Source: an optimization exercise on an open RTL-to-GDS flow (aim: small area). Production flows keep margins and buffers that such runs may drop. At most, simulation tests tie the RTL to the original design; equivalence was not proved. Not every run is shown, and edits may drop behaviour that the tests do not exercise. Only the layout flow was run in run 2; the RTL was not checked for function there.

`config.mk`:
```
export PLATFORM = sky130hd
export DESIGN_NAME = ball
export DESIGN_NICKNAME = ball
export VERILOG_FILES = /design/flow/design.v
export SDC_FILE = /design/flow/constraint.sdc
export NUM_CORES = 4
export LEC_CHECK = 0
export CAP_MARGIN = 20
export CORE_MARGIN = 2
export CORE_UTILIZATION = 40
export SLEW_MARGIN = 20
```
`constraint.sdc`:
```
create_clock -name core_clock -period 18.0 [get_ports {Clk}]
set_input_delay 3.6000 -clock core_clock [delete_from_list [all_inputs] [get_ports {Clk}]]
set_output_delay 3.6000 -clock core_clock [all_outputs]
set_load 0.01 [all_outputs]
```
`run.sh`:
```
#!/bin/bash
# synth_recipe.tcl (not shown) runs the flow's synth.tcl, then flattens the netlist and writes it again
# the make line also repeats each setting of config.mk as NAME=value (left out here)
make -C /OpenROAD-flow-scripts/flow DESIGN_CONFIG=/design/flow/config.mk WORK_HOME=/design/flow/orfs CLKGATE_MAP_FILE= SYNTH_SCRIPT=/design/flow/synth_recipe.tcl finish
```
`design.v`:
```
module  ball ( input         Clk,                 
                             Reset,               
                             frame_clk,           
               input [7:0]   keycode,
               input [9:0]   DrawX, DrawY,        
               output logic  is_ball              
              );
    logic [9:0] N;       
    logic [8:0] M;       
    logic       ax;      
    logic       neg;     
    logic fd, fre;
    always_ff @ (posedge Clk) begin
        fd  <= frame_clk;
        fre <= frame_clk & ~fd;
    end
    wire xb = ~N[9] & ~N[8] & ~(N[1] & N[0]);            
    wire xt = N[9] & N[8] & N[6] & N[5] & N[4];          
    wire yb = ~|M[8:4] & ~M[2] & ~M[1];                  
    wire yt = &M[8:5];                                   
    wire k16 = keycode == 8'h16;
    wire k1A = keycode == 8'h1A;
    wire k04 = keycode == 8'h04;
    wire k07 = keycode == 8'h07;
    logic ax_n, neg_n;
    always_comb begin
        ax_n = ax; neg_n = neg;
        if      (xb & k07) begin ax_n = 1'b0; neg_n = 1'b1; end
        else if (xt & k04) begin ax_n = 1'b0; neg_n = 1'b0; end
        else if (yb)       begin ax_n = 1'b1; neg_n = 1'b1; end
        else if (yt)       begin ax_n = 1'b1; neg_n = 1'b0; end
        else if (xb)       begin ax_n = 1'b0; neg_n = 1'b1; end
        else if (xt)       begin ax_n = 1'b0; neg_n = 1'b0; end
        else if (k1A)      begin ax_n = 1'b1; neg_n = 1'b1; end
        else if (k16)      begin ax_n = 1'b1; neg_n = 1'b0; end
        else if (k04)      begin ax_n = 1'b0; neg_n = 1'b1; end
        else if (k07)      begin ax_n = 1'b0; neg_n = 1'b0; end
    end
    wire stepx = fre & ~ax;
    wire stepy = fre & ax;
    logic [10:0] tn;
    logic [9:0]  tm;
    always_comb begin
        tn[0] = stepx;
        for (int i = 0; i < 10; i++) tn[i+1] = tn[i] & ~(N[i] ^ neg);
        tm[0] = stepy;
        for (int i = 0; i < 9; i++)  tm[i+1] = tm[i] & ~(M[i] ^ neg);
    end
    always_ff @ (posedge Clk) begin
        if (Reset) begin
            N   <= 10'd564;      
            M   <= 9'd244;       
            ax  <= 1'b1;
            neg <= 1'b0;
        end else begin
            N <= N ^ tn[9:0];
            M <= M ^ tm[8:0];
            if (fre) begin
                ax  <= ax_n;
                neg <= neg_n;
            end
        end
    end
    logic [10:0] S;      
    logic [10:0] T;      
    logic cs, ct;
    always_comb begin
        cs = 1'b0;
        for (int i = 0; i < 10; i++) begin
            S[i] = DrawX[i] ^ N[i] ^ cs;
            cs   = (DrawX[i] & N[i]) | (cs & (DrawX[i] ^ N[i]));
        end
        S[10] = cs;
        ct = 1'b0;
        for (int i = 0; i < 9; i++) begin
            T[i] = DrawY[i] ^ M[i] ^ ct;
            ct   = (DrawY[i] & M[i]) | (ct & (DrawY[i] ^ M[i]));
        end
        T[9]  = DrawY[9] ^ ct;
        T[10] = DrawY[9] & ct;
    end
    logic circ;
    always_comb begin
        case ({S[3:0], T[3:0]})      
            8'h04, 8'h12, 8'h13, 8'h14, 8'h15, 8'h16, 8'h21, 8'h22, 8'h23, 8'h24, 8'h25, 8'h26, 8'h27, 8'h31, 8'h32, 8'h33, 8'h34, 8'h35, 8'h36, 8'h37, 8'h40, 8'h41, 8'h42, 8'h43, 8'h44, 8'h45, 8'h46, 8'h47, 8'h48, 8'h51, 8'h52, 8'h53, 8'h54, 8'h55, 8'h56, 8'h57, 8'h61, 8'h62, 8'h63, 8'h64, 8'h65, 8'h66, 8'h67, 8'h72, 8'h73, 8'h74, 8'h75, 8'h76, 8'h84: circ = 1'b1;
            default: circ = 1'b0;
        endcase
    end
    assign is_ball = (S[10:4] == 7'd55) & (T[10:4] == 7'd30) & circ;
endmodule
```
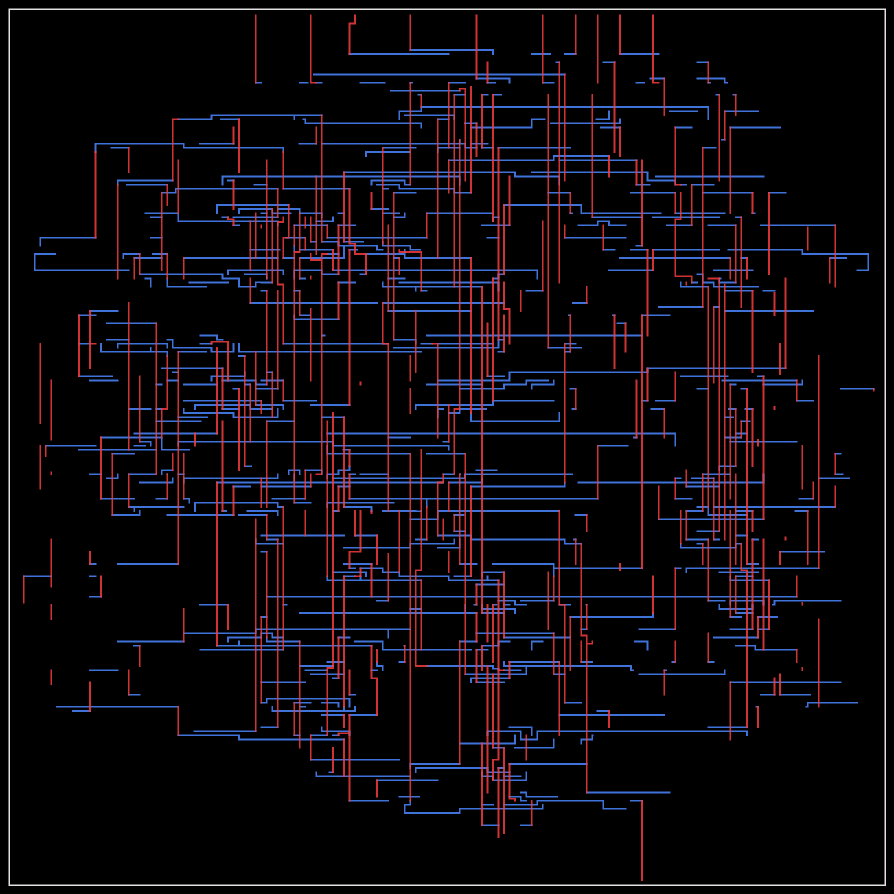
Figure 1: run 1, routed metal, one color a layer.
Drawn at 12 px/um. Only two layers are drawn.
| layer | color | wire length |
|---|---|---|
| metal 2 | red | 1,770 um |
| metal 1 | blue | 1,930 um |
Wirelength per Cell: 12.8 um
via count: 1,586
Tot GR Track Use: 15.9%

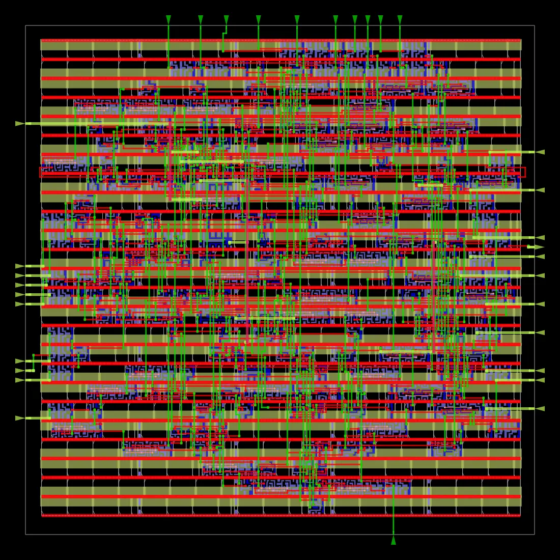
Figure 2: run 1, routing view.
final wirelength: 3.91 mm
met3 routed WL: 160 um
DR top layer: met4
met2 routed WL: 1.77 mm

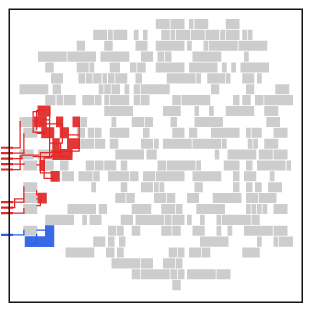
Figure 3: run 1, port wiring.
Drawn at 4 px/um.
| port | color | direction | end cells | buffers | wire |
|---|---|---|---|---|---|
| keycode | red | input | 13 | 8 | 157 um |
| frame_clk | blue | input | 2 | 1 | 10.3 um |
# IOs: 32
PortBufs: 31

==> results.json, run 1 <==
{
  "drc": 0,
  "core_sq_um": 4660,
  "synth_compound_area_share_pct": 13.5,
  "multi_input_area_share_pct": 55.5,
  "grt-ovfl-total": 0,
  "utilization_pct": 49.3,
  "timing.rr.end": "N[6]",
  "dieWidth_um": 72.9,
  "ys_ff_latch": 23,
  "reg2reg_slack_ns": 15.63,
  "critPathArrivalTime_ns": 8.42,
  "cp_cell_sequence": "clkdlybuf4s50_1, ha_1, inv_1, fa_1, inv_1, fa_1, inv_1, fa_1, inv_1, fa_1, inv_1, fa_1, fa_1, fa_1, fa_1, inv_1, ha_1, nor4_1, nand4_1, a211oi_1, clkdlybuf4s50_1",
  "synth_cells": 223,
  "synthMuxAreaShare_pct": 0.594,
  "finalWorstSetupSlack_ns": 5.98,
  "min_path_cells": 1,
  "yosysSeqAreaShare_pct": 24.3,
  "synth.net_count": 274,
  "cp_max_fo": 1,
  "seq_share_pct": 20.0,
  "via_per_inst": 5.18,
  "holdPathEnd": "fre",
  "r2r-start": "neg",
  "post-place-ws_ns": 5.98,
  "top_register": "N",
  "netlist.area_leader.share_pct": 24.3,
  "synthAdderAreaFrac_pct": 19.9,
  "design.die.area_sq_um": 5310,
  "n_clock_buffer": 3,
  "use_met2_pct": 26.3,
  "gp_congestion": 0.853,
  "cts_tree": "built",
  "nFlopsAndLatches": 23,
  "nFillCells": 460,
  "ctsResizeCount": 0,
  "hp-class": "reg -> reg",
  "reg_top3": "N (10), M (9)",
  "yosys_warnings": 1,
  "synth_area_sq_um": 1900,
  "cts.path.max_buffers": 2,
  "required_ns": 14.40,
  "area_growth_pct": 21.2,
  "rsz0062_at_grt": "false",
  "yosys.area.top_type": "dfxtp_1",
  "r2r.worst_path.cells": 4,
  "status": "timing/DRC/antenna clean",
  "hold_path.startpoint": "fd",
  "synth_top_family_by_area": "simple AND/OR/NAND/NOR gates",
  "met3_usage_pct": 2.21,
  "diodes": 0,
  "die_h_um": 72.9,
  "syn_area_per_cell_sq_um": 8.51,
  "grt-busiest-layer": "met2",
  "fmax_mhz": 83.2,
  "largest_reg_flops": 10,
  "clkTransAtPathRegs_ns": 0.10,
  "tns_ns": 0,
  "max_cap_violations": 0,
  "worst_setup_path_start_kind": "input pin",
  "ys.flop_type": "dfxtp_1",
  "layout.nets": 304,
  "buffer_area_share_pct": 13.5,
  "finalMaxSlewViolations": 0,
  "clock_area_share_pct": 2.12,
  "worstSetupEndpointType": "primary output",
  "slowest_stage": "clkdlybuf4s50_1",
  "multiInputCombCellCount": 158,
  "rows": 25,
  "drive_gt1_share_pct": 3.97,
  "synth_xor_area_share_pct": 10.2,
  "slew_headroom_pct": 38.8,
  "crit_end": "is_ball",
  "crit_top_cell": "fa_1",
  "finalHoldViolCount": 0,
  "drt-met1-wl_mm": 1.93
}
==> run 2: changes to the inputs <==
==> design.v (replaced) <==
module  ball ( input         Clk,                 
                             Reset,               
                             frame_clk,           
					input [7:0]   keycode,
               input [9:0]   DrawX, DrawY,        
               output logic  is_ball              
              );
    parameter [9:0] Ball_X_Center = 10'd320;   
    parameter [9:0] Ball_Y_Center = 10'd240;   
    parameter [9:0] Ball_X_Min = 10'd0;        
    parameter [9:0] Ball_X_Max = 10'd634;      
    parameter [9:0] Ball_Y_Min = 10'd0;        
    parameter [9:0] Ball_Y_Max = 10'd479;      
    parameter [9:0] Ball_X_Step = 10'd1;       
    parameter [9:0] Ball_Y_Step = 10'd1;       
    parameter [9:0] Ball_Size = 10'd4;         
    logic [9:0] Ball_X_Pos, Ball_X_Motion, Ball_Y_Pos, Ball_Y_Motion;
    logic [9:0] Ball_X_Pos_in, Ball_X_Motion_in, Ball_Y_Pos_in, Ball_Y_Motion_in;
    logic frame_clk_delayed, frame_clk_rising_edge;
    always_ff @ (posedge Clk) begin
        frame_clk_delayed <= frame_clk;
        frame_clk_rising_edge <= (frame_clk == 1'b1) && (frame_clk_delayed == 1'b0);
    end
    always_ff @ (posedge Clk)
    begin
        if (Reset)
        begin
            Ball_X_Pos <= Ball_X_Center;
            Ball_Y_Pos <= Ball_Y_Center;
            Ball_X_Motion <= 10'd0;
            Ball_Y_Motion <= Ball_Y_Step;
        end
        else
        begin
            Ball_X_Pos <= Ball_X_Pos_in;
            Ball_Y_Pos <= Ball_Y_Pos_in;
            Ball_X_Motion <= Ball_X_Motion_in;
            Ball_Y_Motion <= Ball_Y_Motion_in;
        end
    end
    always_comb
    begin
        Ball_X_Pos_in = Ball_X_Pos;
        Ball_Y_Pos_in = Ball_Y_Pos;
        Ball_X_Motion_in = Ball_X_Motion;
        Ball_Y_Motion_in = Ball_Y_Motion;
        if (frame_clk_rising_edge)
        begin
            if( Ball_Y_Pos + Ball_Size >= Ball_Y_Max && keycode == 8'h16)   
				begin
                Ball_Y_Motion_in = (~(Ball_Y_Step) + 1'b1);   
					 Ball_X_Motion_in = 10'd0;
				end
            else if ( Ball_Y_Pos <= Ball_Y_Min + Ball_Size && keycode == 8'h1A)   
				begin
                Ball_Y_Motion_in = Ball_Y_Step;
					 Ball_X_Motion_in = 10'd0;
				end
            else if( Ball_X_Pos + Ball_Size >= Ball_X_Max && keycode == 8'h07)   
				begin
                Ball_X_Motion_in = (~(Ball_X_Step) + 1'b1);   
					 Ball_Y_Motion_in = 10'd0; 
            end
				else if ( Ball_X_Pos <= Ball_X_Min + Ball_Size && keycode == 8'h04)   
				begin
                Ball_X_Motion_in = Ball_X_Step;
					 Ball_Y_Motion_in = 10'd0;
			   end
				else if( Ball_Y_Pos + Ball_Size >= Ball_Y_Max)   
				begin
                Ball_Y_Motion_in = (~(Ball_Y_Step) + 1'b1);   
					 Ball_X_Motion_in = 10'd0;
				end
            else if ( Ball_Y_Pos <= Ball_Y_Min + Ball_Size)   
				begin
                Ball_Y_Motion_in = Ball_Y_Step;
					 Ball_X_Motion_in = 10'd0;
				end
            else if( Ball_X_Pos + Ball_Size >= Ball_X_Max)   
				begin
                Ball_X_Motion_in = (~(Ball_X_Step) + 1'b1);   
					 Ball_Y_Motion_in = 10'd0;
				end
            else if ( Ball_X_Pos <= Ball_X_Min + Ball_Size)   
				begin
                Ball_X_Motion_in = Ball_X_Step;
					 Ball_Y_Motion_in = 10'd0;
				end
				else if( keycode == 8'h1A)  
				begin
                Ball_Y_Motion_in = (~(Ball_Y_Step) + 1'b1);   
					 Ball_X_Motion_in = 10'd0;
				end 
            else if ( keycode == 8'h16)   
				begin
                Ball_Y_Motion_in = Ball_Y_Step;
					 Ball_X_Motion_in = 10'd0;
				end
            else if( keycode == 8'h04)   
				begin
                Ball_X_Motion_in = (~(Ball_X_Step) + 1'b1);   
					 Ball_Y_Motion_in = 10'd0;
				end 
            else if ( keycode == 8'h07)   
				begin
                Ball_X_Motion_in = Ball_X_Step;
					 Ball_Y_Motion_in = 10'd0;
				end
				else ;
            Ball_X_Pos_in = Ball_X_Pos + Ball_X_Motion;
            Ball_Y_Pos_in = Ball_Y_Pos + Ball_Y_Motion;
        end
    end
    int DistX, DistY, Size;
    assign DistX = DrawX - Ball_X_Pos;
    assign DistY = DrawY - Ball_Y_Pos;
    assign Size = Ball_Size;
    always_comb begin
        if ( ( DistX*DistX + DistY*DistY) <= (Size*Size) ) 
            is_ball = 1'b1;
        else
            is_ball = 1'b0;
    end
endmodule
==> results.json, run 2 <==
{
  "status": "timing/DRC/antenna clean",
  "rows": 62,
  "first_global_vias": 8860,
  "synth_area_sq_um": 11600,
  "seq_area_sq_um": 520,
  "netlist.area_leader.share_pct": 42.4,
  "hold_path.startpoint": "frame_clk_delayed",
  "layout_commonest_cell": "inv_1",
  "max_cap_violations": 0,
  "cp-startpoint": "DrawY[0]",
  "post-synth-top-count-cell": "inv_1",
  "grt_pass1_wl_mm": 44.6,
  "buffer_area_share_pct": 3.20,
  "finalMaxSlewViolations": 0,
  "dp_cells": 1721,
  "reg_top3": "Ball_X_Pos (10), Ball_Y_Pos (10)",
  "ys_async_sr_fraction_pct": 0,
  "drive_gt1_share_pct": 2.76,
  "area_growth_pct": 7.87,
  "start_util_pct": 40.5,
  "layout.nets": 1745,
  "synth_cells": 1311,
  "crit_end": "is_ball",
  "slowest_stage": "fa_1",
  "nFillCells": 2807,
  "holdWs_ns": 0.395,
  "dieWidth_um": 174,
  "cts.sinks": 26,
  "route.met2.wl_mm": 13.5,
  "worst-path-buf-inv": 10,
  "ys_ff_latch": 26,
  "fin_crit_sh_pct": 93.7,
  "grt_use_met1_pct": 25.2,
  "drt_iter0_markers": 467,
  "clkTransAtPathRegs_ns": 0.07,
  "port_buffers": 31,
  "path_class": "in -> out",
  "min_path_cells": 1,
  "final_cell_mix": "inv_1, fa_1, nor2_1",
  "tightestPinTransition_ns": 1.05,
  "buffers": 43,
  "yosys.area_share.simple_pct": 13.0,
  "grt-busiest-layer": "met2",
  "n_clock_buffer": 3,
  "die_h_um": 174,
  "r2r-start": "Ball_Y_Motion[8]",
  "postCtsSetupRepairBufs": 0,
  "worst_setup_path_start_kind": "input pin",
  "reg2reg_slack_ns": 15.40,
  "io_pins": 32,
  "cp_top_family": "adder cells",
  "synthAdderAreaFrac_pct": 56.0,
  "drt_pass1_iterations": 4,
  "antenna_left": 0,
  "ys_top_cells_by_area": "fa_1, ha_1, inv_1, dfxtp_1, nor2_1",
  "top_area_cell_class": "multi-input combinational cells",
  "design.die.area_sq_um": 30400,
  "use_met2_pct": 31.3,
  "critPathArrivalTime_ns": 13.27,
  "multi_input_area_share_pct": 77.5,
  "ys.flop_type": "dfxtp_1",
  "taps": 384,
  "grt_max_degree": 30,
  "yosys_warnings": 1,
  "dp_hpwl_mm": 23.8,
  "r2r.worst_path.cells": 8,
  "yosysSeqAreaShare_pct": 4.48,
  "slew_headroom_pct": 29.8,
  "max_stage_delay_ns": 0.66,
  "wl_per_cell_um": 15.7,
  "design_area_sq_um": 12500,
  "hp-class": "reg -> reg",
  "synth_edf_count": 0,
  "grt-ovfl-total": 0,
  "core_sq_um": 28600,
  "num-nonclk-inverters": 350,
  "finalWorstSetupSlack_ns": 1.13,
  "ctsResizeCount": 0,
  "drt-met1-wl_mm": 12.0,
  "met3WireLength_um": 915,
  "ys_top_cells_by_count": "inv_1, fa_1, nor2_1",
  "yosys.area.top_type": "fa_1",
  "setup_violations": 0,
  "cts_made_buffers": 3,
  "postPlaceCellArea_sq_um": 12400,
  "antenna_found_initial": 0,
  "synth_xor_area_share_pct": 4.04,
  "clock_area_share_pct": 0.839,
  "finalCriticalPeriod_ns": 16.87,
  "htree_levels": 1,
  "cts.path.max_buffers": 2,
  "tns_ns": 0,
  "drc": 0,
  "synth.net_count": 1714,
  "multiInputCombCellCount": 918,
  "fmax_mhz": 59.3,
  "diodes": 0,
  "crit_top_cell": "fa_1",
  "cts_hold_buf": 0,
  "synth_top_family_by_area": "adder cells",
  "worstSetupEndpointType": "primary output",
  "clock-root-buffer": "clkbuf_16",
  "path_depth": 33,
  "cp_max_fo": 12,
  "synthMuxAreaShare_pct": 0.949,
  "multi_input_area_sq_um": 9700,
  "timing.rr.end": "Ball_Y_Pos[9]",
  "synth_compound_area_share_pct": 9.55,
  "cts_tree": "built",
  "syn_area_per_cell_sq_um": 8.85,
  "finalHoldViolCount": 0,
  "stdcell_count": 1725,
  "post-place-ws_ns": 1.14,
  "utilization_pct": 43.7,
  "ys_types": 73,
  "via_per_inst": 4.97,
  "nFlopsAndLatches": 26,
  "gp_congestion": 0.839,
  "seq_share_pct": 4.16,
  "required_ns": 14.40,
  "holdPathEnd": "frame_clk_rising_edge",
  "top_layer": "met4",
  "rsz0062_at_grt": "false"
}
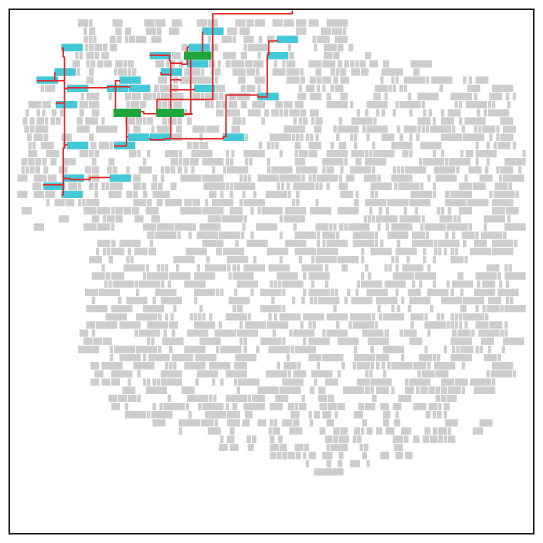
Figure 4: run 2, routed clock nets over the placement.
Drawn at 3 px/um.
[flip-flops] cyan | count: 26
[clock drivers] green | count: 3
[clock wires] red | length: 431 um
routed clock nets: 4
clk_skew: 0.00490 ns
clk latency of the worst-skew pair: 0.27 ns

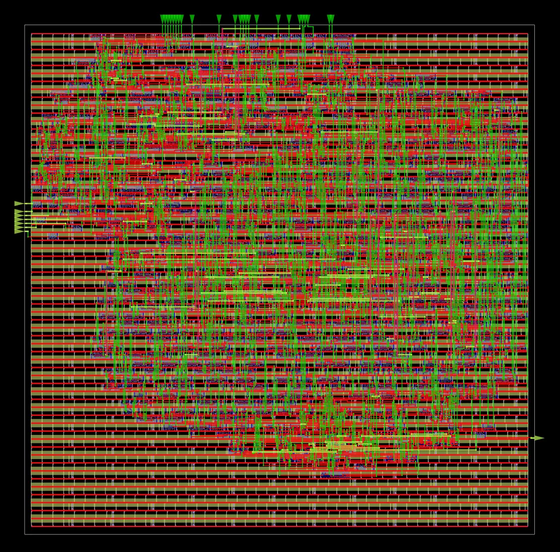
Figure 5: run 2, routing view.
final wirelength: 27.0 mm
Tot GR Track Use: 18.3%

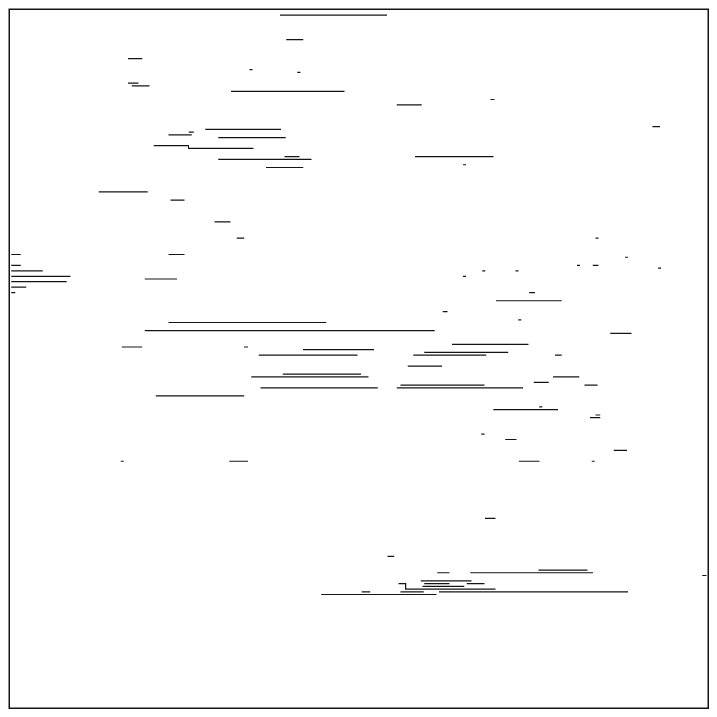
Figure 6: run 2, signal wires on met3.
Drawn at 4 px/um.
nets with wire on the layer: 69
wire length on this layer: 915 um
main direction: horizontal
longest straight run: 72.2 um
share of all routed wire: 3.4%
via count: 8,576
M3 GR Usage: 1.79%

-- re-timing with driven ports --
No port has a modelled driver above. Below, the same layouts with a new extraction and two added sets of constraints.
Step 1 (the two cells are an assumption about what drives the block):
set clk [get_ports {Clk}]
set_driving_cell -lib_cell sky130_fd_sc_hd__clkbuf_16 $clk
set_driving_cell -lib_cell sky130_fd_sc_hd__buf_2 [delete_from_list [all_inputs] $clk]
Step 2 times the ports against the registers' clock, not the clock port: input delays grow and output delays shrink by t, the midpoint of the rising clock arrivals with the driver on.
Three values: ideal ports, drivers, drivers and shift; two values: the first two.
| run | t, ns | slack for setup (ns) | latest minus earliest clock arrival (ns) |
|---|---|---|---|
| run 1 | 0.293 | 5.975 / 5.949 / 5.949 | 0.012 / 0.012 |
| run 2 | 0.299 | 1.128 / 1.102 / 1.102 | 0.005 / 0.006 |
After both steps setup and hold are still met in every run listed.
